Source: an optimization exercise on an open RTL-to-GDS flow (aim: small area and a short achievable clock period). Production flows keep margins and buffers that such runs may drop. In this exercise RTL edits were held to simulation tests only and were not proved equivalent to the original. Some runs may be left out. An edit can pass the tests and still lose a function that they never use.

## flow/design.v in outline (module list and top-level ports)
// module tv80s: 120 lines
// module tv80_core: 1538 lines
// module tv80_mcode: 2190 lines
// module tv80_alu: 356 lines
// module tv80_reg: 41 lines
module tv80s ( 
  m1_n, mreq_n, iorq_n, rd_n, wr_n, rfsh_n, halt_n, busak_n, A, dout, 
  reset_n, clk, wait_n, int_n, nmi_n, busrq_n, di
  );
  // ...
==> flow/flow/run.sh <==
#!/bin/bash
set -uo pipefail
bash standard.sh MATCH_CELL_FOOTPRINT=0 SETUP_SLACK_MARGIN=6.0 "BUFFER_PORTS_ARGS=-buffer_cell sky130_fd_sc_hd__buf_2" finish > make.log 2>&1
status=$?
tail -20 make.log
exit $status
==> flow/standard.sh <==
#!/bin/bash
# synth_recipe.tcl (not shown) runs the flow's synth.tcl, then flattens the netlist and writes it again
# the make line also repeats each setting of config.mk as NAME=value (left out here)
make -C /OpenROAD-flow-scripts/flow DESIGN_CONFIG=/design/flow/config.mk WORK_HOME=/design/flow/orfs CLKGATE_MAP_FILE= SYNTH_SCRIPT=/design/flow/synth_recipe.tcl "${@:-finish}"
==> flow/config.mk <==
export PLATFORM = sky130hd
export DESIGN_NAME = tv80s
export DESIGN_NICKNAME = tv80s
export VERILOG_FILES = /design/flow/design.v
export SDC_FILE = /design/flow/constraint.sdc
export NUM_CORES = 4
export LEC_CHECK = 0
export CAP_MARGIN = 20
export CORE_MARGIN = 2
export CORE_UTILIZATION = 40
export SETUP_SLACK_MARGIN = 5.0
export SLEW_MARGIN = 20
==> flow/constraint.sdc <==
create_clock -name core_clock -period 10.5 [get_ports {clk}]
set_input_delay 2.1000 -clock core_clock [delete_from_list [all_inputs] [get_ports {clk}]]
set_output_delay 2.1000 -clock core_clock [all_outputs]
set_load 0.01 [all_outputs]
**Run 1: placement by cell class**

Scale bar: 100 µm.
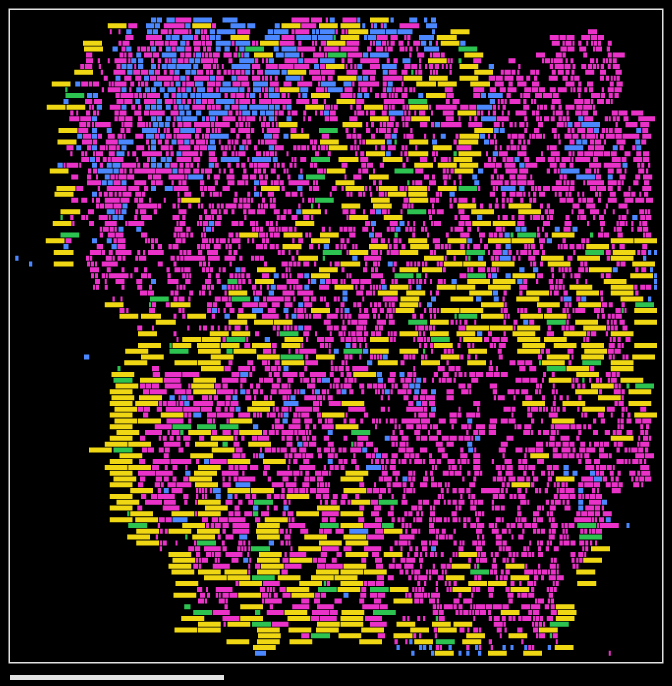
legend:
  other buffers and delay cells:
    colour: blue
    cells: 466
    share_of_their_area: 10%
  clock drivers and dummy loads:
    colour: green
    cells: 98
    share_of_their_area: 3.9%
  all other logic:
    colour: magenta
    cells: 3543
    share_of_their_area: 58%
  flops:
    colour: yellow
    cells: 438
    share_of_their_area: 28%

**Run 1: M1 wires**

Supply wires on this layer in grey.
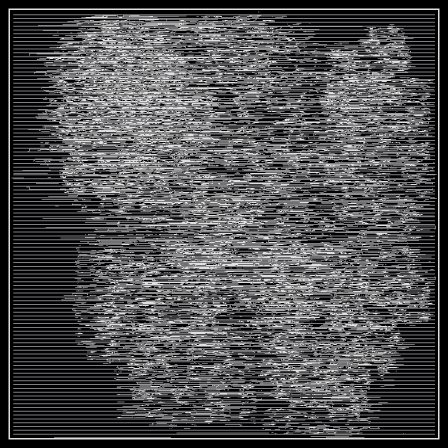
nets with wire on the layer: 4392
share of all routed wire: 36%
longest straight run: 87.4 µm
wire length on this layer: 67.2 mm
main direction: horizontal

**Run 1: routed metal per tile**

31 x 31 tiles, from dark purple (low) to yellow (high), scaled to the fullest tile. Values are wire area over tile area, all layers added.
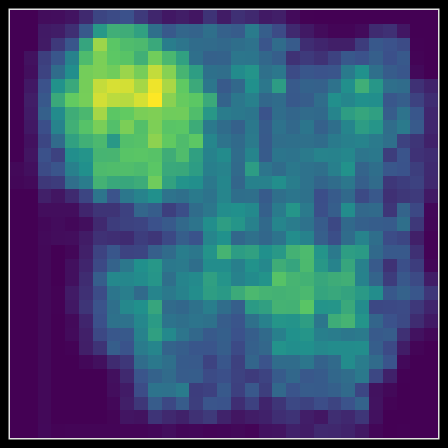
mean over tiles: 0.38
tiles over half the peak: 19%
nearly empty tiles: 14%
fullest tile: 1.2
emptiest ninth of the die: south-west

==> metrics.md, run 1 <==
| Metric | Value |
|---|---|
| Crit path time final | 4.97 ns |
| CP Buf/Inv Count | 1 |
| # Taps | 1176 |
| Arr. time, crit path | 5.41 ns |
| DRC | 0 |
| Placed inst area | roughly 38000 µm² |
| Dpl ws | 4.43 ns |
| CTS sink cnt | 438 |
| Post-Layout Cell Count | between 5000 and 6000 |
| Sequential Area | 12200 µm² |
| Root Buffer | clkbuf_16 |
| Multi-input combinational area share | 55.4% |
| Cell count after synthesis | 4313 |
| 1st-iter DRT viols | 8178 |
| # rows | 110 |
| I/O pins | 46 |
| Clk buf depth | 3 |
| Compound-Gate Fraction of Synth Area | 27.7% |
| Clock Pin Slew Worst Setup and Hold Paths | 0.06 ns |
| Status | timing/DRC/antenna clean |
| Post-Synth Simple-Gate Area | 19.4% |
| First-pass GRT wire length | 263000 µm |
| Clk tree area frac | 3.73% |
| Initial antenna violation count | 5 |
| NonClk Buf Share | between 9 and 10% |
| Reg2reg path depth | 22 |
| CP max stage cell | fa_1 |
| Top Family by Delay on Critical Path | adder cells |
| Crit Path Category | register to register |
| Multi-input gate count | between 3000 and 4000 |
| Core ar. | 90000 µm² |
| Top class by area | multi-input combinational cells |
| Clkbuf count | 70 |
| Hold Crit Class | register to register |
| Seq cells | 438 |
| Total negative slack | 0 ns |
| Logic inverters | 91 |
| Vias | 41334 |
| Startpoint Class | register |
| Crit share post-route | a little under half |
| Vias in the first global route | 37743 |
| Worst skew pair latency | 0.66 ns |
| Hold Path Stages | 2 |
| Post-synth EDFFs | 234 |
| Seq/Total Area, Yosys | 33.5% |
| Maximum fanout along the worst path | 2 |
| ANT nets after route | 0 |
| Mux contribution to synthesized area | 7.97% |
| Critical Path Stages | 22 |
| Synth cell count leaders | 541 x nand2_1, 448 x nor2_1, 335 x a21oi_1 |
| Die Wd | slightly above 300 µm |
| Total CTS buffers | 53 |
| Most common cell in the netlist | nand2_1 |
| Xor-xnor portion of the synthesized cell area | 2.75% |
| Post-synth ARST share | between 40% and 50% |
| Yosys reg bits | 438 |
| Cell taking the most area after synthesis | edfxtp_1 |
| Worst slew margin | 19.6% |
| PnR worst setup slack | 5.53 ns |
| Layout cells sized above 1 | 24.1% |
| Syn_nets | 4433 |
| H-tree Lvls | 2 |
| Synth-to-layout area growth | 23.9% |
| Final WL | 189000 µm |
| Synth unique cells | about 120 |
-- run 1: per-layer routing --
layer	GRT usage [%]	vias up	wire length [µm]
met4	24.4	10	17200
met2	55.0	3643	76500
li1	-	16862	-
met1	47.3	19606	67200
met5	1.14	-	283
met3	14.0	1213	27500
-- run 1: timing repair --
action,in CTS,in global routing
buffers inserted,145,141
setup endpoints to repair,222,181
pin swaps,99,157
hold endpoints to repair,0,0
gates resized for setup,273,281
gates cloned,13,10
-- run 1: layout by cell type (no fill, tap or decap), drive strengths merged, types with 39 or more instances in the layout --
cell	n
a211oi	102
a21o	39
a21oi	337
a221oi	52
a222oi	40
a22oi	79
a31oi	62
buf	448
clkbuf	88
dfrtp	189
edfxtp	234
ha	97
inv	88
mux2	52
mux2i	106
mux4	54
nand2	548
nand3	106
nand4	68
nor2	449
nor3	121
o21ai	334
o221ai	39
o22ai	78
xnor2	80
**Run 1: routing view**

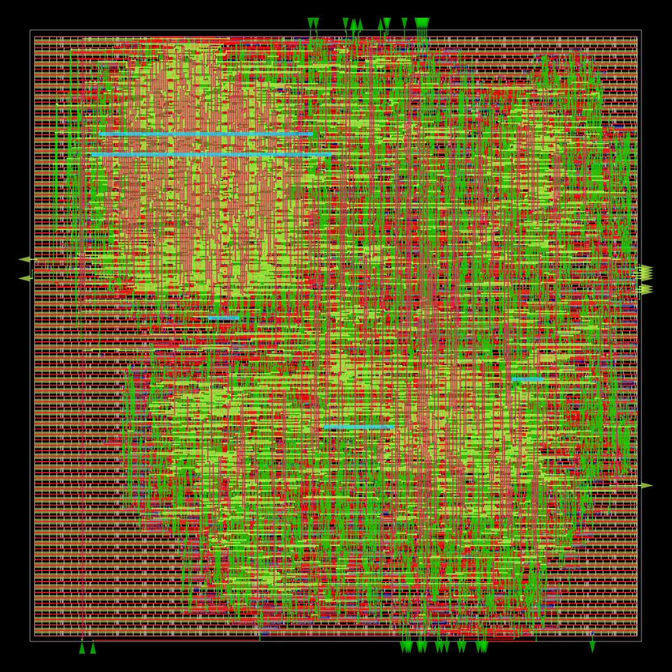

==> inputs of run 2 (changes only) <==
==> flow/flow/run.sh (replaced) <==
#!/bin/bash
set -uo pipefail
bash standard.sh MATCH_CELL_FOOTPRINT=0 SETUP_SLACK_MARGIN=5.6 "BUFFER_PORTS_ARGS=-buffer_cell sky130_fd_sc_hd__buf_2" finish > make.log 2>&1
status=$?
tail -20 make.log
exit $status
**Run 2: routing view**

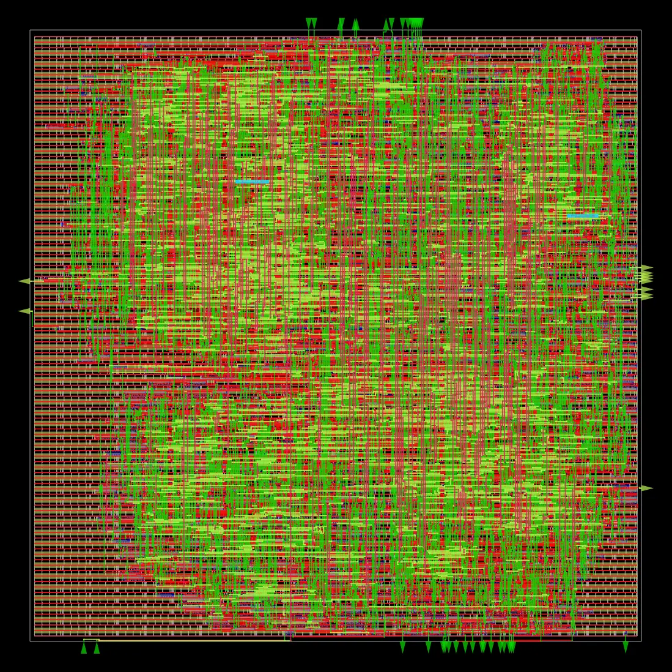
vias: 39220
final WL: 185000 µm
routed wl met2: 78500 µm
M1 WL: 69800 µm
gr usage total: 38.0%

**Run 2: M1 wires**

Supply wires on this layer in grey.
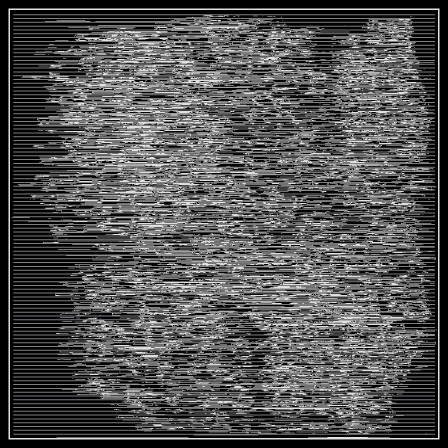
wire length on this layer: 69.8 mm
share of all routed wire: 38%

==> run 2 against run 1 <==
  * Still clean on timing, DRC and antenna
  * Final cell count down 3.6%
  * Register-to-register slack got worse by 0.22 ns
  * Critical path depth is 5 higher
  * Hold slack worse by 0.0014 ns
  * Via count shrank 5.1%
  * Fmax shrank 4.2%
  * Clock skew grew 0.0034 ns
  * Sequential cell count unchanged
  * Non-clock buffer count down 203
  * Final area fell by 7.6%
  * Largest cell class unchanged
==> metrics.md, run 2 <==
| Metric | Value |
|---|---|
| Syn_nets | 4433 (unchanged) |
| Most common cell in the netlist | nand2_1 |
| Max Slew Vio Count | 0 |
| ANT nets after route | 0 (unchanged) |
| Initial DRT Pass Iterations | 10 |
| Gp weighted congestion | between 1 and 1.5 |
| CP Buf/Inv Count | 9 (+8) |
| Total negative slack | 0 ns (unchanged) |
| PnR worst setup slack | 5.31 ns (-0.220 ns) |
| Post-Synth Simple-Gate Area | 19.4% (unchanged) |
| Seq/Total Area, Yosys | 33.5% (unchanged) |
| Max_cap viols | 0 |
| Initial antenna violation count | 4 (-1) |
| Hold Path Stages | 2 (unchanged) |
| Status | timing/DRC/antenna clean |
| Total CTS buffers | 53 (unchanged) |
| Synth-to-layout area growth | 14.4% |
| Clk buf depth | 3 (unchanged) |
| Post-layout util | between 40% and 50% |
| Top cells by area, synth | edfxtp_1 19%, dfrtp_1 13%, nand2_1 5.6% |
| Maximum fanout along the worst path | 7 (+5) |
| CP max stage cell | mux4_2 |
| Layout cells sized above 1 | 17.0% (-7.2 points) |
| Vias/cell | 7.11 |
| CTS sink cnt | 438 (unchanged) |
| Hold Crit Class | register to register |
| Largest family of logic cells by synthesized area | compound AO/OA/AOI/OAI gates |
| H-tree Lvls | 2 (unchanged) |
| Final-layout fill cell count | 8829 |
| Crit path time final | 5.19 ns (+0.220 ns) |
| Synth cell count leaders | 541 x nand2_1, 448 x nor2_1, 335 x a21oi_1 |
| Worst-margin pin slew | ~1.2 ns |
| Sequential Area | 12200 µm² (about the same) |
| Worst slew margin | 20.4% (+0.72 points) |
| # rows | 110 (unchanged) |
| Largest net degree at the start of global routing | ~160 |
| I/O pins | 46 (unchanged) |
| Post-placement cell count | 5320 |
| Most frequent cells in the layout | 516 x nand2_1, 428 x nor2_1, 320 x a21oi_1, 310 x o21ai_0, 234 x edfxtp_1 |
| Crit Path Category | register to register |
| Crit share post-route | 49.4% (+2.1 points) |
| CTS tree | built |
| Compound-Gate Fraction of Synth Area | 27.7% (unchanged) |
| Port Buffers | between 40 and 50 |
| Synth Area in Adders | 3.84% |
| Placed inst area | 37700 µm² (-0.80%) |
| Post-synth EDFFs | 234 (unchanged) |
| GRT overflow | 0 |
| Xor-xnor portion of the synthesized cell area | 2.75% (unchanged) |
| Post-route cell area | 41500 µm² |
| Vias in the first global route | 35881 (-4.9%) |
| Final Skew | 0.0447 ns |
| Cell count after synthesis | 4313 (unchanged) |
| R2r setup slk | about 5.3 ns |
| Startpoint Class | register |
| Synth unique cells | 121 (unchanged) |
| Yosys reg bits | 438 (unchanged) |
| Nets | 4416 |
| Top Family by Delay on Critical Path | compound AO/OA/AOI/OAI gates |
| Reg2reg path depth | 27 (+23%) |
| HPWL after DPL | ~130000 µm |
| Die Wd | 305 µm (unchanged) |
| Clock Pin Slew Worst Setup and Hold Paths | 0.07 ns (about the same) |
| WHS | 0.474 ns |
| DIE HEIGHT | ~300 µm |
| Worst skew pair latency | 0.65 ns (about the same) |
| 1st-iter DRT viols | 6002 (-27%) |
| Arr. time, crit path | 5.70 ns (+0.29 ns) |
| Mux contribution to synthesized area | 7.97% (unchanged) |
| YS warnings | 5 |
| Root Buffer | clkbuf_16 |
| Core ar. | 90000 µm² (unchanged) |
| DRC | 0 (unchanged) |
| Post-synth ARST share | 46.6% (unchanged) |
| Post-Layout Cell Count | 5518 (-3.6%) |
| First-pass GRT wire length | 260000 µm (-1.1%) |
| Dpl ws | 4.18 ns (-0.248 ns) |
| Cell taking the most area after synthesis | edfxtp_1 |
| Most common cell after layout, fill and taps aside | nand2_1 |
| Critical Path Stages | 27 (+23%) |
**Run 2: routed metal per tile**

31 x 31 tiles, from dark purple (low) to yellow (high), scaled to the fullest tile. Values are wire area over tile area, all layers added.
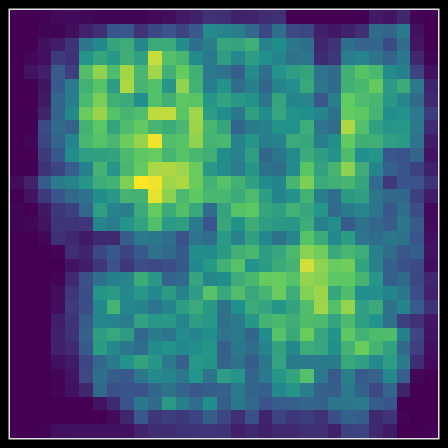
tiles over half the peak: 35%
mean over tiles: 0.35
emptiest ninth of the die: south-west
nearly empty tiles: 12%
fullest tile: 0.93

run 2: cell counts after synthesis:
No cell type changed its count.
run 2: metal layers:
metal  vias to the layer above  part of all wire (%)  GRT usage [%]
li1                      16466                     -              -
met1                     18957                    38           49.7
met2                      3012                    42           56.5
met3                       781                    12           9.82
met4                         4                   7.5           22.4
met5                         -                 0.015              0
run 2: area by class of cell:
type,count,area share (%)
Timing Repair Buffer,263,5.24
Clock buffer,62,3.40
Sequential cell,438,29.3
Multi-Input combinational cell,3449,56.7
Clock inverter,37,0.982
Tap cell,1176,3.54
Inverter,91,0.861
Antenna cell,2,0.0120
run 2: timing repair:
action | in CTS | in global routing
buffers inserted | 49 | 37
pin swaps | 37 | 45
setup endpoints to repair | 183 | 160
gates cloned | 5 | 5
gates resized for setup | 142 | 121
==> inputs of run 3 (changes only) <==
--- a/flow/design.v
+++ b/flow/design.v
@@ -290,13 +290,11 @@
   wire           Halt;
   reg [15:0]     PC16;
   reg [15:0]     PC16_B;
-  reg [15:0]     SP16, SP16_A, SP16_B, XY16;
-  reg [8:0]      XY16_lo;
+  reg [15:0]     SP16, SP16_A, SP16_B;
   reg [15:0]     ID16_B;
   integer        id_i;
   reg            Oldnmi_n;
-  wire [2:0] MCycles_nA;
-  reg  [2:0] MCycles_qA;
+  wire [2:0] MCycles_c;
   wire [2:0] TStates_nA;
   reg  [2:0] TStates_qA;
   wire [1:0] Prefix_nA;
@@ -307,22 +305,16 @@
   reg  Inc_WZ_qA;
   wire [3:0] IncDec_16_nA;
   reg  [3:0] IncDec_16_qA;
-  wire Read_To_Acc_nA;
-  reg  Read_To_Acc_qA;
-  wire Read_To_Reg_nA;
-  reg  Read_To_Reg_qA;
+  wire Read_To_Acc_c;
+  wire Read_To_Reg_c;
   wire [3:0] Set_BusB_To_nA;
   reg  [3:0] Set_BusB_To_qA;
   wire [3:0] Set_BusA_To_nA;
   reg  [3:0] Set_BusA_To_qA;
-  wire [3:0] ALU_Op_nA;
-  reg  [3:0] ALU_Op_qA;
-  wire Save_ALU_nA;
-  reg  Save_ALU_qA;
-  wire PreserveC_nA;
-  reg  PreserveC_qA;
-  wire Arith16_nA;
-  reg  Arith16_qA;
+  wire [3:0] ALU_Op_c;
+  wire Save_ALU_c;
+  wire PreserveC_c;
+  wire Arith16_c;
   wire [2:0] Set_Addr_To_nA;
   reg  [2:0] Set_Addr_To_qA;
   wire IORQ_nA;
@@ -343,52 +335,34 @@
   reg  LDW_qA;
   wire LDSPHL_nA;
   reg  LDSPHL_qA;
-  wire [2:0] Special_LD_nA;
-  reg  [2:0] Special_LD_qA;
+  wire [2:0] Special_LD_c;
   wire ExchangeDH_nA;
   reg  ExchangeDH_qA;
   wire ExchangeRp_nA;
   reg  ExchangeRp_qA;
-  wire ExchangeAF_nA;
-  reg  ExchangeAF_qA;
-  wire ExchangeRS_nA;
-  reg  ExchangeRS_qA;
+  wire ExchangeAF_c;
+  wire ExchangeRS_c;
   wire I_DJNZ_nA;
   reg  I_DJNZ_qA;
-  wire I_CPL_nA;
-  reg  I_CPL_qA;
-  wire I_CCF_nA;
-  reg  I_CCF_qA;
-  wire I_SCF_nA;
-  reg  I_SCF_qA;
-  wire I_RETN_nA;
-  reg  I_RETN_qA;
-  wire I_BT_nA;
-  reg  I_BT_qA;
-  wire I_BC_nA;
-  reg  I_BC_qA;
-  wire I_BTR_nA;
-  reg  I_BTR_qA;
-  wire I_RLD_nA;
-  reg  I_RLD_qA;
-  wire I_RRD_nA;
-  reg  I_RRD_qA;
-  wire I_INRC_nA;
-  reg  I_INRC_qA;
-  wire SetDI_nA;
-  reg  SetDI_qA;
+  wire I_CPL_c;
+  wire I_CCF_c;
+  wire I_SCF_c;
+  wire I_RETN_c;
+  wire I_BT_c;
+  wire I_BC_c;
+  wire I_BTR_c;
+  wire I_RLD_c;
+  wire I_RRD_c;
+  wire I_INRC_c;
+  wire SetDI_c;
   wire SetEI_nA;
   reg  SetEI_qA;
   wire [3:0] CCUse_nA;
   reg  [3:0] CCUse_qA;
-  wire [1:0] IMode_nA;
-  reg  [1:0] IMode_qA;
-  wire Halt_nA;
-  reg  Halt_qA;
-  wire NoRead_nA;
-  reg  NoRead_qA;
-  wire Write_nA;
-  reg  Write_qA;
+  wire [1:0] IMode_c;
+  wire Halt_c;
+  wire NoRead_c;
+  wire Write_c;
   tv80_mcode #(Mode, Flag_C, Flag_N, Flag_P, Flag_X, Flag_H, Flag_Y, Flag_Z, Flag_S) i_mcode
     (
      .IR                   (IR_d1),
@@ -398,20 +372,20 @@
      .CC2                  (1'b0),
      .NMICycle             (NMICycle_d1),
      .IntCycle             (IntCycle_d1),
-     .MCycles              (MCycles_nA),
+     .MCycles              (),
      .TStates              (TStates_nA),
      .Prefix               (Prefix_nA),
      .Inc_PC               (Inc_PC_nA),
      .Inc_WZ               (Inc_WZ_nA),
      .IncDec_16            (IncDec_16_nA),
-     .Read_To_Acc          (Read_To_Acc_nA),
-     .Read_To_Reg          (Read_To_Reg_nA),
+     .Read_To_Acc          (),
+     .Read_To_Reg          (),
      .Set_BusB_To          (Set_BusB_To_nA),
      .Set_BusA_To          (Set_BusA_To_nA),
-     .ALU_Op               (ALU_Op_nA),
-     .Save_ALU             (Save_ALU_nA),
-     .PreserveC            (PreserveC_nA),
-     .Arith16              (Arith16_nA),
+     .ALU_Op               (),
+     .Save_ALU             (),
+     .PreserveC            (),
+     .Arith16              (),
      .Set_Addr_To          (Set_Addr_To_nA),
      .IORQ                 (IORQ_nA),
      .Jump                 (Jump_nA),
@@ -422,48 +396,98 @@
      .LDZ                  (LDZ_nA),
      .LDW                  (LDW_nA),
      .LDSPHL               (LDSPHL_nA),
-     .Special_LD           (Special_LD_nA),
+     .Special_LD           (),
      .ExchangeDH           (ExchangeDH_nA),
      .ExchangeRp           (ExchangeRp_nA),
-     .ExchangeAF           (ExchangeAF_nA),
-     .ExchangeRS           (ExchangeRS_nA),
+     .ExchangeAF           (),
+     .ExchangeRS           (),
      .I_DJNZ               (I_DJNZ_nA),
-     .I_CPL                (I_CPL_nA),
-     .I_CCF                (I_CCF_nA),
-     .I_SCF                (I_SCF_nA),
-     .I_RETN               (I_RETN_nA),
-     .I_BT                 (I_BT_nA),
-     .I_BC                 (I_BC_nA),
-     .I_BTR                (I_BTR_nA),
-     .I_RLD                (I_RLD_nA),
-     .I_RRD                (I_RRD_nA),
-     .I_INRC               (I_INRC_nA),
-     .SetDI                (SetDI_nA),
+     .I_CPL                (),
+     .I_CCF                (),
+     .I_SCF                (),
+     .I_RETN               (),
+     .I_BT                 (),
+     .I_BC                 (),
+     .I_BTR                (),
+     .I_RLD                (),
+     .I_RRD                (),
+     .I_INRC               (),
+     .SetDI                (),
      .SetEI                (SetEI_nA),
-     .IMode                (IMode_nA),
-     .Halt                 (Halt_nA),
-     .NoRead               (NoRead_nA),
-     .Write                (Write_nA),
+     .IMode                (),
+     .Halt                 (),
+     .NoRead               (),
+     .Write                (),
      .CCUse                (CCUse_nA)
      );
+  tv80_mcode #(Mode, Flag_C, Flag_N, Flag_P, Flag_X, Flag_H, Flag_Y, Flag_Z, Flag_S) i_mcode_c
+    (
+     .IR                   (IR),
+     .ISet                 (ISet),
+     .MCycle               (mcycle),
+     .CC                   (1'b0),
+     .CC2                  (1'b0),
+     .NMICycle             (NMICycle),
+     .IntCycle             (IntCycle),
+     .MCycles              (MCycles_c),
+     .TStates              (),
+     .Prefix               (),
+     .Inc_PC               (),
+     .Inc_WZ               (),
+     .IncDec_16            (),
+     .Read_To_Acc          (Read_To_Acc_c),
+     .Read_To_Reg          (Read_To_Reg_c),
+     .Set_BusB_To          (),
+     .Set_BusA_To          (),
+     .ALU_Op               (ALU_Op_c),
+     .Save_ALU             (Save_ALU_c),
+     .PreserveC            (PreserveC_c),
+     .Arith16              (Arith16_c),
+     .Set_Addr_To          (),
+     .IORQ                 (),
+     .Jump                 (),
+     .JumpE                (),
+     .JumpXY               (),
+     .Call                 (),
+     .RstP                 (),
+     .LDZ                  (),
+     .LDW                  (),
+     .LDSPHL               (),
+     .Special_LD           (Special_LD_c),
+     .ExchangeDH           (),
+     .ExchangeRp           (),
+     .ExchangeAF           (ExchangeAF_c),
+     .ExchangeRS           (ExchangeRS_c),
+     .I_DJNZ               (),
+     .I_CPL                (I_CPL_c),
+     .I_CCF                (I_CCF_c),
+     .I_SCF                (I_SCF_c),
+     .I_RETN               (I_RETN_c),
+     .I_BT                 (I_BT_c),
+     .I_BC                 (I_BC_c),
+     .I_BTR                (I_BTR_c),
+     .I_RLD                (I_RLD_c),
+     .I_RRD                (I_RRD_c),
+     .I_INRC               (I_INRC_c),
+     .SetDI                (SetDI_c),
+     .SetEI                (),
+     .IMode                (IMode_c),
+     .Halt                 (Halt_c),
+     .NoRead               (NoRead_c),
+     .Write                (Write_c),
+     .CCUse                ()
+     );
   always @(posedge clk or negedge reset_n)
     begin
       if (reset_n == 1'b0)
         begin
-          MCycles_qA <= #1 3'd1;
           TStates_qA <= #1 3'd4;
           Prefix_qA <= #1 2'd0;
           Inc_PC_qA <= #1 1'd0;
           Inc_WZ_qA <= #1 1'd0;
           IncDec_16_qA <= #1 4'd0;
-          Read_To_Acc_qA <= #1 1'd0;
-          Read_To_Reg_qA <= #1 1'd0;
           Set_BusB_To_qA <= #1 4'd0;
           Set_BusA_To_qA <= #1 4'd0;
-          ALU_Op_qA <= #1 4'd0;
-          Save_ALU_qA <= #1 1'd0;
-          PreserveC_qA <= #1 1'd0;
-          Arith16_qA <= #1 1'd0;
           Set_Addr_To_qA <= #1 3'd7;
           IORQ_qA <= #1 1'd0;
           Jump_qA <= #1 1'd0;
@@ -474,46 +498,21 @@
           LDZ_qA <= #1 1'd0;
           LDW_qA <= #1 1'd0;
           LDSPHL_qA <= #1 1'd0;
-          Special_LD_qA <= #1 3'd0;
           ExchangeDH_qA <= #1 1'd0;
           ExchangeRp_qA <= #1 1'd0;
-          ExchangeAF_qA <= #1 1'd0;
-          ExchangeRS_qA <= #1 1'd0;
           I_DJNZ_qA <= #1 1'd0;
-          I_CPL_qA <= #1 1'd0;
-          I_CCF_qA <= #1 1'd0;
-          I_SCF_qA <= #1 1'd0;
-          I_RETN_qA <= #1 1'd0;
-          I_BT_qA <= #1 1'd0;
-          I_BC_qA <= #1 1'd0;
-          I_BTR_qA <= #1 1'd0;
-          I_RLD_qA <= #1 1'd0;
-          I_RRD_qA <= #1 1'd0;
-          I_INRC_qA <= #1 1'd0;
-          SetDI_qA <= #1 1'd0;
           SetEI_qA <= #1 1'd0;
-          IMode_qA <= #1 2'd3;
-          Halt_qA <= #1 1'd0;
-          NoRead_qA <= #1 1'd0;
-          Write_qA <= #1 1'd0;
           CCUse_qA <= #1 4'd0;
         end
       else if (!(tstate[2] && wait_n == 1'b0))
         begin
-          MCycles_qA <= #1 MCycles_nA;
           TStates_qA <= #1 TStates_nA;
           Prefix_qA <= #1 Prefix_nA;
           Inc_PC_qA <= #1 Inc_PC_nA;
           Inc_WZ_qA <= #1 Inc_WZ_nA;
           IncDec_16_qA <= #1 IncDec_16_nA;
-          Read_To_Acc_qA <= #1 Read_To_Acc_nA;
-          Read_To_Reg_qA <= #1 Read_To_Reg_nA;
           Set_BusB_To_qA <= #1 Set_BusB_To_nA;
           Set_BusA_To_qA <= #1 Set_BusA_To_nA;
-          ALU_Op_qA <= #1 ALU_Op_nA;
-          Save_ALU_qA <= #1 Save_ALU_nA;
-          PreserveC_qA <= #1 PreserveC_nA;
-          Arith16_qA <= #1 Arith16_nA;
           Set_Addr_To_qA <= #1 Set_Addr_To_nA;
           IORQ_qA <= #1 IORQ_nA;
           Jump_qA <= #1 Jump_nA;
@@ -524,28 +523,10 @@
           LDZ_qA <= #1 LDZ_nA;
           LDW_qA <= #1 LDW_nA;
           LDSPHL_qA <= #1 LDSPHL_nA;
-          Special_LD_qA <= #1 Special_LD_nA;
           ExchangeDH_qA <= #1 ExchangeDH_nA;
           ExchangeRp_qA <= #1 ExchangeRp_nA;
-          ExchangeAF_qA <= #1 ExchangeAF_nA;
-          ExchangeRS_qA <= #1 ExchangeRS_nA;
           I_DJNZ_qA <= #1 I_DJNZ_nA;
-          I_CPL_qA <= #1 I_CPL_nA;
-          I_CCF_qA <= #1 I_CCF_nA;
-          I_SCF_qA <= #1 I_SCF_nA;
-          I_RETN_qA <= #1 I_RETN_nA;
-          I_BT_qA <= #1 I_BT_nA;
-          I_BC_qA <= #1 I_BC_nA;
-          I_BTR_qA <= #1 I_BTR_nA;
-          I_RLD_qA <= #1 I_RLD_nA;
-          I_RRD_qA <= #1 I_RRD_nA;
-          I_INRC_qA <= #1 I_INRC_nA;
-          SetDI_qA <= #1 SetDI_nA;
           SetEI_qA <= #1 SetEI_nA;
-          IMode_qA <= #1 IMode_nA;
-          Halt_qA <= #1 Halt_nA;
-          NoRead_qA <= #1 NoRead_nA;
-          Write_qA <= #1 Write_nA;
           CCUse_qA <= #1 CCUse_nA;
         end
     end
@@ -572,7 +553,7 @@
   wire cc_call = CCUse_qA[2] & cc_true;    
   wire cc_ret  = CCUse_qA[3] & cc_true;    
   assign Jump        = Jump_qA | cc_jp;
-  assign mcycles_d   = cc_call ? 3'b101 : (cc_jr | cc_ret) ? 3'b011 : MCycles_qA;
+  assign mcycles_d   = cc_call ? 3'b101 : (cc_jr | cc_ret) ? 3'b011 : MCycles_c;
   assign IncDec_16   = cc_call ? 4'b1111 : IncDec_16_qA;
   assign Set_Addr_To = (cc_call | cc_ret) ? aSP : Set_Addr_To_qA;
   assign tstates     = cc_call ? 3'b100 : TStates_qA;
@@ -580,13 +561,13 @@
   assign Prefix = Prefix_qA;
   assign Inc_PC = Inc_PC_qA;
   assign Inc_WZ = Inc_WZ_qA;
-  assign Read_To_Acc = Read_To_Acc_qA;
-  assign Read_To_Reg = Read_To_Reg_qA;
+  assign Read_To_Acc = Read_To_Acc_c;
+  assign Read_To_Reg = Read_To_Reg_c;
   assign Set_BusA_To = Set_BusA_To_qA;
-  assign ALU_Op = ALU_Op_qA;
-  assign Save_ALU = Save_ALU_qA;
-  assign PreserveC = PreserveC_qA;
-  assign Arith16 = Arith16_qA;
+  assign ALU_Op = ALU_Op_c;
+  assign Save_ALU = Save_ALU_c;
+  assign PreserveC = PreserveC_c;
+  assign Arith16 = Arith16_c;
   assign iorq_i = IORQ_qA;
   assign JumpE = JumpE_qA;
   assign JumpXY = JumpXY_qA;
@@ -595,28 +576,28 @@
   assign LDZ = LDZ_qA;
   assign LDW = LDW_qA;
   assign LDSPHL = LDSPHL_qA;
-  assign Special_LD = Special_LD_qA;
+  assign Special_LD = Special_LD_c;
   assign ExchangeDH = ExchangeDH_qA;
   assign ExchangeRp = ExchangeRp_qA;
-  assign ExchangeAF = ExchangeAF_qA;
-  assign ExchangeRS = ExchangeRS_qA;
+  assign ExchangeAF = ExchangeAF_c;
+  assign ExchangeRS = ExchangeRS_c;
   assign I_DJNZ = I_DJNZ_qA;
-  assign I_CPL = I_CPL_qA;
-  assign I_CCF = I_CCF_qA;
-  assign I_SCF = I_SCF_qA;
-  assign I_RETN = I_RETN_qA;
-  assign I_BT = I_BT_qA;
-  assign I_BC = I_BC_qA;
-  assign I_BTR = I_BTR_qA;
-  assign I_RLD = I_RLD_qA;
-  assign I_RRD = I_RRD_qA;
-  assign I_INRC = I_INRC_qA;
-  assign SetDI = SetDI_qA;
+  assign I_CPL = I_CPL_c;
+  assign I_CCF = I_CCF_c;
+  assign I_SCF = I_SCF_c;
+  assign I_RETN = I_RETN_c;
+  assign I_BT = I_BT_c;
+  assign I_BC = I_BC_c;
+  assign I_BTR = I_BTR_c;
+  assign I_RLD = I_RLD_c;
+  assign I_RRD = I_RRD_c;
+  assign I_INRC = I_INRC_c;
+  assign SetDI = SetDI_c;
   assign SetEI = SetEI_qA;
-  assign IMode = IMode_qA;
-  assign Halt = Halt_qA;
-  assign no_read = NoRead_qA;
-  assign write = Write_qA;
+  assign IMode = IMode_c;
+  assign Halt = Halt_c;
+  assign no_read = NoRead_c;
+  assign write = Write_c;
   tv80_alu #(Mode, Flag_C, Flag_N, Flag_P, Flag_X, Flag_H, Flag_Y, Flag_Z, Flag_S) i_alu
     (
      .Arith16              (Arith16_r),
@@ -967,7 +948,7 @@
                     end
                   if (tstate[3] && mcycle[5] ) 
                     begin
-                      TmpAddr <= #1 XY16;
+                      TmpAddr <= #1 SP16;
                     end
                   if ((tstate[2] && wait_n == 1'b1) || (tstate[4] && mcycle[0]) ) 
                     begin
@@ -1490,6 +1471,7 @@
     begin
       IR_d = IR;
       ISet_d = ISet;
+      if (ClkEn == 1'b1)
         begin
           if (mcycle[0] && (tstate[1] | tstate[2] | tstate[3]))
             begin
@@ -1544,6 +1526,7 @@
     begin
       IR_d1 = IR;
       ISet_d1 = ISet;
+      if (ClkEn == 1'b1)
         begin
           if (mcycle[0] && (tstate[1] | tstate[2] | tstate[3]))
             begin
@@ -1613,7 +1596,8 @@
           IntCycle <= #1 IntCycle_d;
         end
     end
-  always @(*)
+  always @( BTR_r or DI_Reg or IncDec_16 or JumpE or PC
+	   or RegBusA or RegBusC or SP or tstate)
     begin
       if (JumpE == 1'b1 ) 
         begin
@@ -1627,22 +1611,24 @@
         begin
           PC16_B = 1;
         end
-      SP16_A = SP;
-      if (IncDec_16_qA[3] == 1'b1 || CCUse_qA[2] == 1'b1)
-        SP16_B = -1;
+      if (tstate[3])
+        begin
+          SP16_A = RegBusC;
+          SP16_B = { {8{DI_Reg[7]}}, DI_Reg };
+        end
       else
-        SP16_B = 1;
+        begin
+          SP16_A = SP;
+          if (IncDec_16[3] == 1'b1)
+            SP16_B = -1;
+          else
+            SP16_B = 1;
+        end
       ID16_B = IncDec_16[3] ? ~RegBusA : RegBusA;
       for (id_i = 0; id_i < 16; id_i = id_i + 1)
         ID16[id_i] = RegBusA[id_i] ^ ((ID16_B & ((16'h1 << id_i) - 16'h1)) == ((16'h1 << id_i) - 16'h1));
       PC16 = PC + PC16_B;
       SP16 = SP16_A + SP16_B;
-      XY16_lo = { 1'b0, RegBusC[7:0] } + { 1'b0, DI_Reg };
-      case ({ XY16_lo[8], DI_Reg[7] })
-        2'b10 : XY16 = { RegBusC[15:8] + 8'd1, XY16_lo[7:0] };
-        2'b01 : XY16 = { RegBusC[15:8] - 8'd1, XY16_lo[7:0] };
-        default : XY16 = { RegBusC[15:8], XY16_lo[7:0] };
-      endcase
     end  
   always @( IntCycle or NMICycle or mcycle)
     begin
@@ -3905,7 +3891,13 @@
   reg Carry_v;
   reg [7:0] Q_v;
   reg [7:0] BitMask;
-  always @( ALU_Op or BusA or BusB or F_In or IR)
+  reg [7:0] AS_B, AS_g, AS_p;
+  reg [8:0] AS_c;
+  reg       as_t;
+  reg       Zero_v;
+  reg [7:0] Q_log;
+  integer   as_i, as_j, as_k;
+  always @(*)
     begin
       case (IR[5:3])
         3'b000 : BitMask = 8'b00000001;
@@ -3918,16 +3910,45 @@
         default: BitMask = 8'b10000000; 
       endcase  
       UseCarry = ~ ALU_Op[2] && ALU_Op[0];
-      { HalfCarry_v, Q_v[3:0] } = AddSub4(BusA[3:0], BusB[3:0], ALU_Op[1], ALU_Op[1] ^ (UseCarry && F_In[Flag_C]) );
-      { Carry7_v, Q_v[6:4]  } = AddSub3(BusA[6:4], BusB[6:4], ALU_Op[1], HalfCarry_v);
-      { Carry_v, Q_v[7] } = AddSub1(BusA[7], BusB[7], ALU_Op[1], Carry7_v);
+      AS_B = ALU_Op[1] ? ~BusB : BusB;
+      AS_g = BusA & AS_B;
+      AS_p = BusA ^ AS_B;
+      AS_c[0] = ALU_Op[1] ^ (UseCarry && F_In[Flag_C]);
+      for (as_i = 1; as_i <= 8; as_i = as_i + 1)
+        begin
+          AS_c[as_i] = AS_c[0];
+          for (as_j = 0; as_j < as_i; as_j = as_j + 1)
+            AS_c[as_i] = AS_c[as_i] & AS_p[as_j];
+          for (as_j = 0; as_j < as_i; as_j = as_j + 1)
+            begin
+              as_t = AS_g[as_j];
+              for (as_k = as_j + 1; as_k < as_i; as_k = as_k + 1)
+                as_t = as_t & AS_p[as_k];
+              AS_c[as_i] = AS_c[as_i] | as_t;
+            end
+        end
+      Q_v = AS_p ^ AS_c[7:0];
+      HalfCarry_v = AS_c[4];
+      Carry7_v = AS_c[7];
+      Carry_v = AS_c[8];
       OverFlow_v = Carry_v ^ Carry7_v;
+      Zero_v = ~(AS_p[0] ^ AS_c[0]) & ~|(AS_p[7:1] ^ (BusA[6:0] | AS_B[6:0]));
+      case (ALU_Op[1:0])
+        2'b00 : Q_log = BusA & BusB;
+        2'b01 : Q_log = BusA ^ BusB;
+        default : Q_log = BusA | BusB;
+      endcase
     end  
   reg [7:0] Q_t;
   reg [8:0] DAA_Q;
-  always @ ( ALU_Op or Arith16 or BitMask or BusA or BusB
-	    or Carry_v or F_In or HalfCarry_v or IR or ISet
-	    or OverFlow_v or Q_v or Z16)
+  wire       DAA_lo_gt9 = BusA[3:0] > 9;
+  wire [8:0] DAA_A6   = { 1'b0, BusA } + 9'd6;
+  wire [8:0] DAA_A60  = { 1'b0, BusA } + 9'd96;
+  wire [8:0] DAA_A66  = { 1'b0, BusA } + 9'd102;
+  wire [7:0] DAA_U    = BusA - 8'd6;
+  wire [8:0] DAA_A160 = { 1'b0, BusA } - 9'd352;
+  wire [8:0] DAA_U160 = { 1'b0, DAA_U } - 9'd352;
+  always @ (*)
     begin
       Q_t = 8'hxx;
       DAA_Q = {9{1'bx}};
@@ -3955,17 +3976,17 @@
                 end
 	      3'b100 :  
                 begin
-		  Q_t[7:0] = BusA & BusB;
+		  Q_t[7:0] = Q_log;
 		  F_Out[Flag_H] = 1'b1;
                 end
 	      3'b101 :  
                 begin
-		  Q_t[7:0] = BusA ^ BusB;
+		  Q_t[7:0] = Q_log;
 		  F_Out[Flag_H] = 1'b0;
                 end
 	      default :  
                 begin
-		  Q_t[7:0] = BusA | BusB;
+		  Q_t[7:0] = Q_log;
 		  F_Out[Flag_H] = 1'b0;
                 end
 	    endcase  
@@ -3979,7 +4000,7 @@
 		F_Out[Flag_X] = Q_t[3];
 		F_Out[Flag_Y] = Q_t[5];
 	      end
-	    if (Q_t[7:0] == 8'b00000000 ) 
+	    if ((ALU_Op[2] && ALU_Op[1:0] != 2'b11) ? (Q_log == 8'b00000000) : Zero_v) 
               begin
 		F_Out[Flag_Z] = 1'b1;
 		if (Z16 == 1'b1 ) 
@@ -3995,8 +4016,8 @@
 	    case (ALU_Op[2:0])
 	      3'b000, 3'b001, 3'b010, 3'b011, 3'b111 :  
                 ;
-	      default :
-	        F_Out[Flag_P] = ~(^Q_t);                    
+	      default :  
+	        F_Out[Flag_P] = ~(^Q_log);                    
 	    endcase  
 	    if (Arith16 == 1'b1 ) 
               begin
@@ -4009,40 +4030,43 @@
           begin
 	    F_Out[Flag_H] = F_In[Flag_H];
 	    F_Out[Flag_C] = F_In[Flag_C];
-	    DAA_Q[7:0] = BusA;
-	    DAA_Q[8] = 1'b0;
 	    if (F_In[Flag_N] == 1'b0 ) 
               begin
-		if (DAA_Q[3:0] > 9 || F_In[Flag_H] == 1'b1 ) 
-                  begin
-		    if ((DAA_Q[3:0] > 9) ) 
-                      begin
-			F_Out[Flag_H] = 1'b1;
-		      end 
-                    else 
-                      begin
-			F_Out[Flag_H] = 1'b0;
-		      end
-		    DAA_Q = DAA_Q + 6;
-		  end  
-		if (DAA_Q[8:4] > 9 || F_In[Flag_C] == 1'b1 ) 
+		if (DAA_lo_gt9 || F_In[Flag_H] == 1'b1 ) 
                   begin
-		    DAA_Q = DAA_Q + 96;  
+		    F_Out[Flag_H] = DAA_lo_gt9;
+		    if (DAA_A6[8:4] > 9 || F_In[Flag_C] == 1'b1 ) 
+		      DAA_Q = DAA_A66;
+		    else
+		      DAA_Q = DAA_A6;
+		  end
+		else
+		  begin
+		    if (BusA[7:4] > 9 || F_In[Flag_C] == 1'b1 ) 
+		      DAA_Q = DAA_A60;
+		    else
+		      DAA_Q = { 1'b0, BusA };
 		  end
 	      end 
             else 
               begin
-		if (DAA_Q[3:0] > 9 || F_In[Flag_H] == 1'b1 ) 
+		if (DAA_lo_gt9 || F_In[Flag_H] == 1'b1 ) 
                   begin
-		    if (DAA_Q[3:0] > 5 ) 
+		    if (BusA[3:0] > 5 ) 
                       begin
 			F_Out[Flag_H] = 1'b0;
 		      end
-		    DAA_Q[7:0] = DAA_Q[7:0] - 6;
+		    if (BusA > 153 || F_In[Flag_C] == 1'b1 ) 
+		      DAA_Q = DAA_U160;
+		    else
+		      DAA_Q = { 1'b0, DAA_U };
 		  end
-		if (BusA > 153 || F_In[Flag_C] == 1'b1 ) 
-                  begin
-		    DAA_Q = DAA_Q - 352;  
+		else
+		  begin
+		    if (BusA > 153 || F_In[Flag_C] == 1'b1 ) 
+		      DAA_Q = DAA_A160;
+		    else
+		      DAA_Q = { 1'b0, BusA };
 		  end
 	      end  
 	    F_Out[Flag_X] = DAA_Q[3];
==> flow/run.sh (new file) <==
#!/bin/bash
# synth_recipe.tcl (not shown) runs the flow's synth.tcl, then flattens the netlist and writes it again
# the make line also repeats each setting of config.mk as NAME=value (left out here)
make -C /OpenROAD-flow-scripts/flow DESIGN_CONFIG=/design/flow/config.mk WORK_HOME=/design/flow/orfs CLKGATE_MAP_FILE= SYNTH_SCRIPT=/design/flow/synth_recipe.tcl finish
removed: flow/flow/run.sh
removed: flow/standard.sh
**Run 3: placement by cell class**

Scale bar: 100 µm.
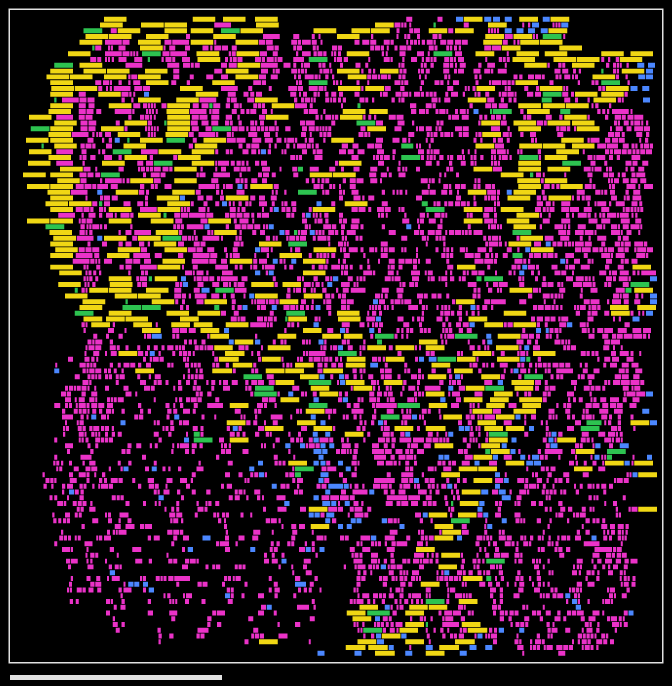
legend:
  other buffers and delay cells:
    colour: blue
    cells: 231
    share_of_their_area: 4.8%
  clock drivers and dummy loads:
    colour: green
    cells: 95
    share_of_their_area: 4.3%
  all other logic:
    colour: magenta
    cells: 3814
    share_of_their_area: 62%
  flops:
    colour: yellow
    cells: 405
    share_of_their_area: 29%

**Run 3: routed metal per tile**

31 x 31 tiles, from dark purple (low) to yellow (high), scaled to the fullest tile. Values are wire area over tile area, all layers added.
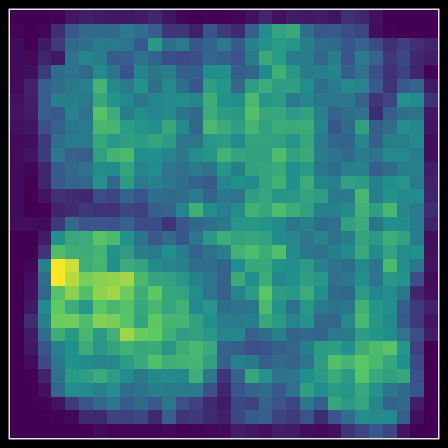
densest ninth of the die: centre
tiles over half the peak: 29%
mean over tiles: 0.37
nearly empty tiles: 7.4%
fullest tile: 0.99

==> run 3 against run 2 <==
  * Still clean on timing, DRC and antenna
  * Synthesized cell count rose by 6.0%
  * Final cell count rose by 3.9%
  * Critical path depth fell by 15
  * Die area rose by 1.6%
  * Clock-buffer cell count rose by 2
  * Register-to-register slack got worse by 0.45 ns
  * Synthesized area rose by 1.6%
  * Hold slack got worse by 0.0057 ns
  * Core utilization fell by 1.5 points
==> metrics.md, run 3 <==
| Metric | Value |
|---|---|
| Status | timing/DRC/antenna clean |
| H-tree Lvls | 2 (unchanged) |
| Crit path time final | 5.63 ns (+0.448 ns) |
| Largest family of logic cells by synthesized area | compound AO/OA/AOI/OAI gates |
| # rows | 111 (+0.91%) |
| Startpoint Class | register |
| Synth cell count leaders | 579 x nand2_1, 428 x nor2_1, 372 x a21oi_1 |
| Post-synth ARST share | 42.2% (-4.4 points) |
| CTS tree | built |
| DRC | 0 (unchanged) |
| Top Family by Delay on Critical Path | compound AO/OA/AOI/OAI gates |
| Cell taking the most area after synthesis | edfxtp_1 |
| Gr usage total | 40.6% (+2.6 points) |
| Post-Synth Simple-Gate Area | 20.5% (+1.1 points) |
| Maximum fanout along the worst path | 20 (+13) |
| HPWL after DPL | 145000 µm (+9.5%) |
| Crit Path Category | register to register |
| Reg2reg path depth | 12 (-56%) |
| Synth unique cells | 118 (-2.5%) |
| Vias in the first global route | 38607 (+7.6%) |
| Yosys reg bits | 405 (-7.5%) |
| CP max stage cell | o21a_1 |
| Synth-to-layout area growth | 10.9% |
| Max Clk Rate | around 180 MHz |
| Seq/Total Area, Yosys | 30.7% (-2.8 points) |
| CP Buf/Inv Count | 0 (-9) |
| ANT nets after route | 0 (unchanged) |
| Port Buffers | 44 (unchanged) |
| DIE HEIGHT | 308 µm (+0.77%) |
| First-pass GRT wire length | 282000 µm (+8.3%) |
| Hold Crit Class | register to register |
| Dpl ws | 3.84 ns (-0.346 ns) |
| Top cells by area, synth | edfxtp_1 19%, dfrtp_1 11%, nand2_1 5.9% |
| Initial DRT Pass Iterations | 10 (unchanged) |
| Layout cells sized above 1 | 11.7% (-5.3 points) |
| Initial antenna violation count | 8 (+4) |
| Clk buf depth | 3 (unchanged) |
| Total negative slack | 0 ns (unchanged) |
| Final WL | 197000 µm (+6.6%) |
| Clock Pin Slew Worst Setup and Hold Paths | 0.06 ns (about the same) |
| R2r setup slk | 4.87 ns (-0.45 ns) |
| Most common cell after layout, fill and taps aside | nand2_1 |
| Post-placement cell count | 5620 (+5.6%) |
| Critical Path Stages | 12 (-56%) |
| Post-synth EDFFs | 234 (unchanged) |
| I/O pins | 46 (unchanged) |
| Arr. time, crit path | 6.15 ns (+0.45 ns) |
| Synth Area in Adders | 3.39% (-0.45 points) |
| Final-layout fill cell count | 9194 (+4.1%) |
| Cell count after synthesis | 4573 (+6.0%) |
| WHS | 0.468 ns (-0.00574 ns) |
| GRT overflow | 0 (unchanged) |
| Post-Layout Cell Count | 5733 (+3.9%) |
| Root Buffer | clkbuf_16 |
| Xor-xnor portion of the synthesized cell area | 2.49% (-0.26 points) |
| Core ar. | 91500 µm² (+1.7%) |
| Gp weighted congestion | 1.03 (-3.6%) |
| Syn_nets | 4685 (+5.7%) |
| Max Slew Vio Count | 0 (unchanged) |
| Worst slew margin | 11.5% (-8.9 points) |
| Most common cell in the netlist | nand2_1 |
| Max_cap viols | 0 (unchanged) |
| 1st-iter DRT viols | 6543 (+9.0%) |
| Die Wd | 308 µm (+0.77%) |
| PnR worst setup slack | 4.87 ns (-0.448 ns) |
| Nets | 4615 (+4.5%) |
| YS warnings | 5 (unchanged) |
| Total CTS buffers | 51 (-3.8%) |
| Vias/cell | 7.19 (+1.1%) |
| Crit share post-route | 53.7% (+4.3 points) |
| Compound-Gate Fraction of Synth Area | 29.5% (+1.9 points) |
**Run 3: clock nets**

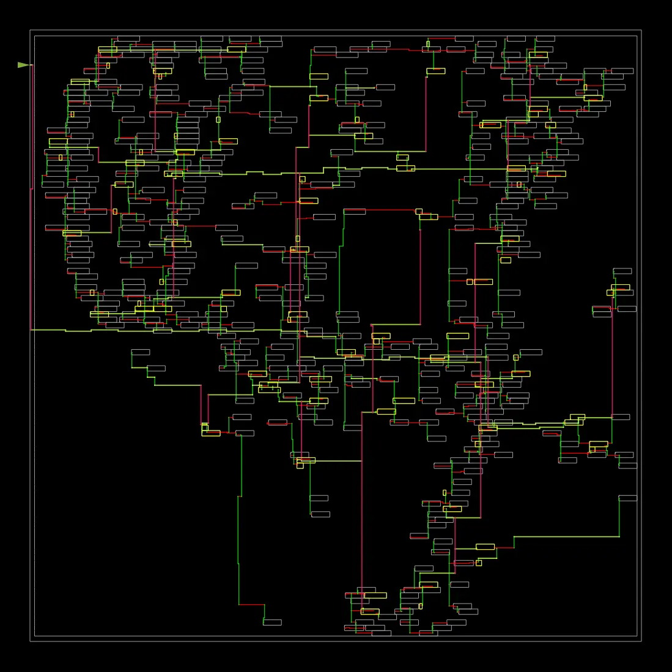
Final Skew: 0.0441 ns
worst skew pair latency: 0.68 ns
Seq cells: 405
clkbuf count: 64

## run 3: stage by stage
step	util, %	area, µm²
5_1_grt	44.7	40900
4_1_cts	44.4	40700
2_1_floorplan	-	36900
6_report	44.7	40900
3_5_place_dp	42.3	38700
3_3_place_gp	42.3	38700
## run 3: routing by layer
layer	vias to the layer above	wire (µm)	global-route usage, %	share of wire, %
met3	748	22900	9.41	12
met5	-	47	0	0.024
met2	3119	83500	60.9	42
met4	8	14700	24.2	7.5
met1	19975	76000	53.0	39
li1	17347	-	-	-
## run 3: worst min-delay path, cell delays in order, from the launching register on
cell	delay, ns
dfrtp_1	0.34
nand2_1	0.05
nand2_1	0.05
## run 3: final cells by class
cell class	instances	area, µm²	share of cell area, %
Antenna cell	2	5.00	0.0122
Clock buffer	64	1380	3.36
Clock inverter	31	335	0.820
Inverter	117	442	1.08
Multi-Input combinational cell	3697	24000	58.8
Sequential cell	405	11300	27.7
Tap cell	1186	1480	3.63
Timing Repair Buffer	231	1900	4.65
## run 3: what timing repair did
action                     4_1_cts  5_1_grt
resized for setup               32       54
pin swaps                        5        3
setup endpoints to repair      105      112
setup buffers                   11        5
**Run 3: wiring by layer**

Scale bar: 100 µm. Only two layers are drawn.
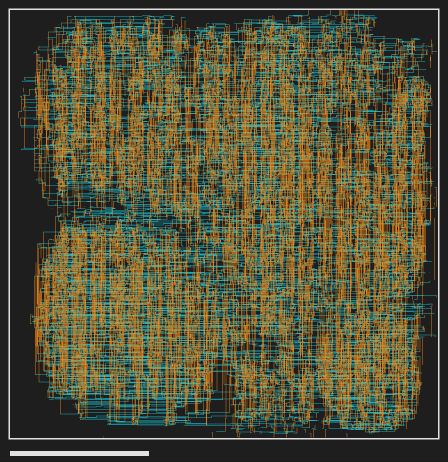

==> inputs of run 4 (changes only) <==
==> flow/flow/run.sh (new file) <==
#!/bin/bash
# The standard layout (standard.sh: the standard flow's synthesis, floorplan, placement,
# CTS, routing), with two changes to how the resizer may work:
#  - MATCH_CELL_FOOTPRINT=0 lets repair_timing swap a cell for any
#    equivalent cell of another footprint when it upsizes;
#  - the ports are buffered with buf_2 cells instead of delay buffers.
# make's full output goes to make.log here; ORFS keeps each step's log
# under orfs/logs/.
set -uo pipefail
bash standard.sh MATCH_CELL_FOOTPRINT=0 "BUFFER_PORTS_ARGS=-buffer_cell sky130_fd_sc_hd__buf_2" finish > make.log 2>&1
status=$?
tail -20 make.log
exit $status
==> flow/standard.sh (new file) <==
#!/bin/bash
# synth_recipe.tcl (not shown) runs the flow's synth.tcl, then flattens the netlist and writes it again
# the make line also repeats each setting of config.mk as NAME=value (left out here)
make -C /OpenROAD-flow-scripts/flow DESIGN_CONFIG=/design/flow/config.mk WORK_HOME=/design/flow/orfs CLKGATE_MAP_FILE= SYNTH_SCRIPT=/design/flow/synth_recipe.tcl "${@:-finish}"
removed: flow/run.sh
**Run 4: wiring by layer**

Scale bar: 100 µm. Only two layers are drawn.
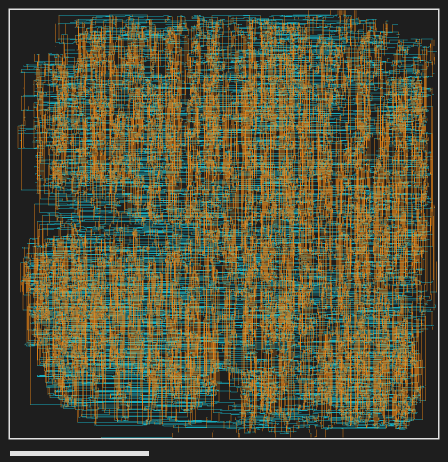
legend:
  met2:
    colour: orange
    wire_length: 84.2 mm
  met1:
    colour: cyan
    wire_length: 77.6 mm

**Run 4: routing view**

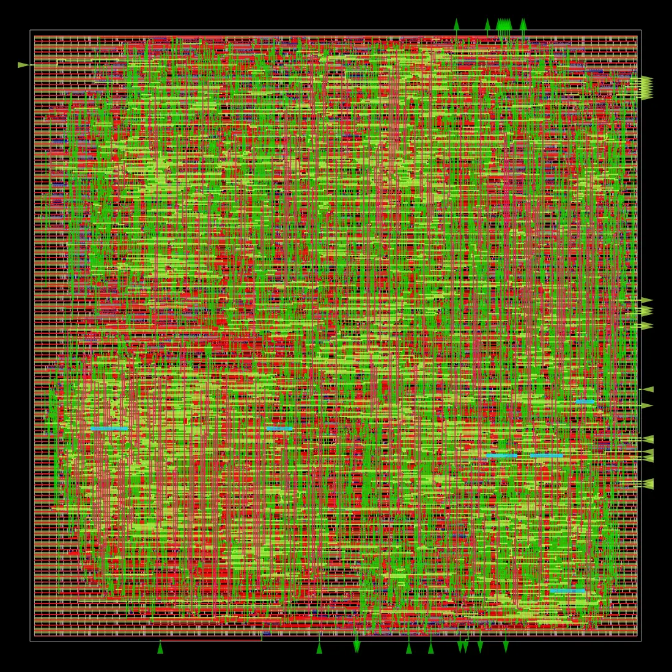
drt wl/cell: 35.0 µm
met3 wire length: 23800 µm
final WL: 200000 µm

==> run 4 against run 3 <==
  * Synthesized area stayed put
  * Non-clock buffer count down 13
  * First-iteration DRC count is 3.1% higher
  * Still clean
  * Synthesized cell count stayed put
  * Critical path depth grew 1
==> metrics.md, run 4 <==
| Metric | Value |
|---|---|
| Status | timing/DRC/antenna clean |
| CP required | 11.00 ns |
| I/O pins | 46 (unchanged) |
| Max Slew Vio Count | 0 (unchanged) |
| Cell taking the most area after synthesis | edfxtp_1 |
| Clock Pin Slew Worst Setup and Hold Paths | 0.07 ns (about the same) |
| Dpl ws | 4.14 ns (+0.300 ns) |
| Vias | 41075 |
| Startpoint Class | register |
| Most frequent cells in the layout | 575 x nand2_1, 413 x nor2_1, 370 x a21oi_1, 362 x o21ai_0, 234 x edfxtp_1 |
| PnR worst setup slack | 5.00 ns (+0.131 ns) |
| Layout cells sized above 1 | 12.2% (+0.49 points) |
| R2r setup slk | 5.00 ns (+0.13 ns) |
| H-tree Lvls | 2 (unchanged) |
| Critical Path Max Stage Delay | 0.81 ns |
| Gr usage total | 41.1% (+0.55 points) |
| ANT nets after route | 0 (unchanged) |
| Post-synth ARST share | 42.2% (unchanged) |
| # rows | 111 (unchanged) |
| CTS tree | built |
| Final-layout fill cell count | 9262 (+0.74%) |
| Final Skew | 0.0684 ns (+0.0244 ns) |
| GRT overflow | 0 (unchanged) |
| Vias/cell | 7.18 (about the same) |
| Synth unique cells | 118 (unchanged) |
| Max Clk Rate | 182 MHz (+2.4%) |
| HPWL after DPL | 148000 µm (+2.1%) |
| Core ar. | 91500 µm² (unchanged) |
| Worst slew margin | 20.1% (+8.7 points) |
| Critical Path Stages | 13 (+1) |
| Post-Syn Area | 36900 µm² |
| Clk buf depth | 3 (unchanged) |
| First-pass GRT wire length | 284000 µm (+0.78%) |
| YS warnings | 5 (unchanged) |
| Die footprint | 94600 µm² |
| Reg2reg path depth | 13 (+1) |
| Worst-margin pin slew | 1.16 ns |
| Syn_nets | 4685 (unchanged) |
| CP Buf/Inv Count | 1 (+1) |
| Post-placement cell count | 5614 (-0.11%) |
| Synth-to-layout area growth | 9.99% |
| Post-layout util | 44.3% (-0.38 points) |
| Yosys reg bits | 405 (unchanged) |
| Worst skew pair latency | 0.66 ns (-0.02 ns) |
| Post-Layout Cell Count | 5721 (-0.21%) |
| Die Wd | 308 µm (unchanged) |
| WHS | 0.471 ns (+0.00273 ns) |
| Largest net degree at the start of global routing | 64 |
| Cell count after synthesis | 4573 (unchanged) |
| Top Family by Delay on Critical Path | simple AND/OR/NAND/NOR gates |
| Total negative slack | 0 ns (unchanged) |
| Gp weighted congestion | 1.01 (-1.8%) |
| DIE HEIGHT | 308 µm (unchanged) |
| Crit path time final | 5.50 ns (-0.131 ns) |
| RSZ-0062 raised after global routing | true |
| Maximum fanout along the worst path | 28 (+40%) |
| DRC | 0 (unchanged) |
| Total CTS buffers | 51 (unchanged) |
| Root Buffer | clkbuf_16 |
| CP max stage cell | nor4_1 |
| Arr. time, crit path | 6.01 ns (-0.14 ns) |
| Hold Crit Class | register to register |
| Critical Path Sink Type | register |
| CTS sink cnt | 405 |
| Nets | 4602 (-0.28%) |
| Initial Utilization | 40.3% |
| Crit Path Category | register to register |
| Initial antenna violation count | 14 (+6) |
| Most common cell in the netlist | nand2_1 |
| Post-synth EDFFs | 234 (unchanged) |
| Initial DRT Pass Iterations | 7 (-3) |
| Hold Path Stages | 2 |
| Seq/Total Area, Yosys | 30.7% (unchanged) |
| Vias in the first global route | 38164 (-1.1%) |
| Crit share post-route | 52.4% (-1.2 points) |
| Synth cell count leaders | 579 x nand2_1, 428 x nor2_1, 372 x a21oi_1 |
| Hold Fails Final Rpt | 0 |
| Port Buffers | 44 (unchanged) |
| Top cells by area, synth | edfxtp_1 19%, dfrtp_1 11%, nand2_1 5.9% |
| Max_cap viols | 0 (unchanged) |
| Most common cell after layout, fill and taps aside | nand2_1 |
| Syn avg cell area | just over 8 µm² |
| Final Setup Violations | 0 |
| 1st-iter DRT viols | 6749 (+3.1%) |
**Run 4: M1 wires**

Supply wires on this layer in grey.
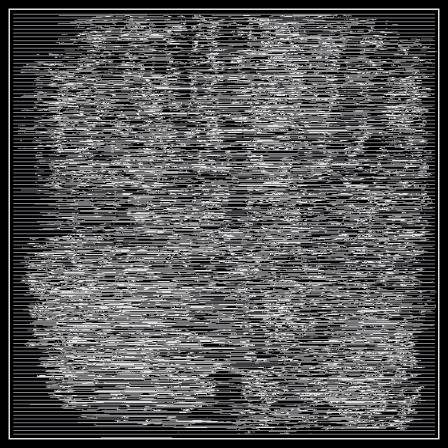
main direction: horizontal
longest straight run: 97.5 µm
wire length on this layer: 77.6 mm
nets with wire on the layer: 4370
share of all routed wire: 39%

run 4: layout make-up:
class	count	area (µm²)	share of cell area, %
diodes	2	5.00	0.0123
clock buffers	70	1450	3.57
clock inverters	26	335	0.827
inverters	117	442	1.09
multi-input cells	3697	24000	59.1
flip-flops and latches	405	11300	27.9
well taps	1186	1480	3.66
repair buffers	218	1550	3.82
run 4: cell families after synthesis:
family | synth area share [%]
other cells | 0.0102
fa+ha+maj | 3.39
xor+xnor | 2.49
flops | 30.7
simple gates | 20.5
mux | 8.11
compound gates | 29.5
buf+inv | 5.23
run 4: per-layer routing:
| metal | track usage (%) | part of all wire [%] |
|---|---|---|
| met1 | 54.0 | 39 |
| met5 | 0 | 0.039 |
| met4 | 23.9 | 7.3 |
| met3 | 10.5 | 12 |
| met2 | 61.0 | 42 |
run 4: stage by stage:
step / area, µm²
floorplan: 36900
global placement: 38400
detailed placement: 38500
CTS: 40300
global route: 40600
finish: 40600
run 4: what timing repair did:
action / CTS / global route
resized for setup: 20 / 35
hold buffers: 0 / 0
setup endpoints to repair: 92 / 123
buffers inserted: 3 / 5
pin swaps: 0 / 2

[what the ideal ports hide]
The flow's constraints put no driver on any port. The routed layouts listed below were extracted and timed again, unchanged, in two steps.
Step 1, drivers: a clkbuf_16 drives clk and a buf_2 each remaining input, both assumed.
Step 2 adds t to the input delays and takes it off the output delays; t is the mean of the earliest and latest rising clock arrival at the registers after step 1. Input paths then give back, and output paths get back, about the clock's delay inside the block.
a / b / c = ideal ports / drivers / drivers and shift; a / b = the first two.
run | t, ns | slack for setup (ns) | hold slack, ns | slew at the worst register clock pin (ns) | cell pins on the clock port's net
run 1 | 0.702 | 5.533 / 5.533 / 4.965 | 0.475 / 0.475 / 0.475 | 0.07 / 0.07 | 1
run 2 | 0.698 | 5.313 / 5.313 / 4.763 | 0.474 / 0.474 / 0.474 | 0.07 / 0.07 | 1
run 3 | 0.725 | 4.865 / 4.865 / 4.247 | 0.468 / 0.468 / 0.468 | 0.08 / 0.08 | 1
run 4 | 0.702 | 4.996 / 4.975 / 4.273 | 0.471 / 0.471 / 0.471 | 0.07 / 0.07 | 1
After both steps every run listed still meets setup and hold. The setup slack of run 4, which loses most, moves by -0.021 ns with the drivers and by -0.723 ns with both steps.
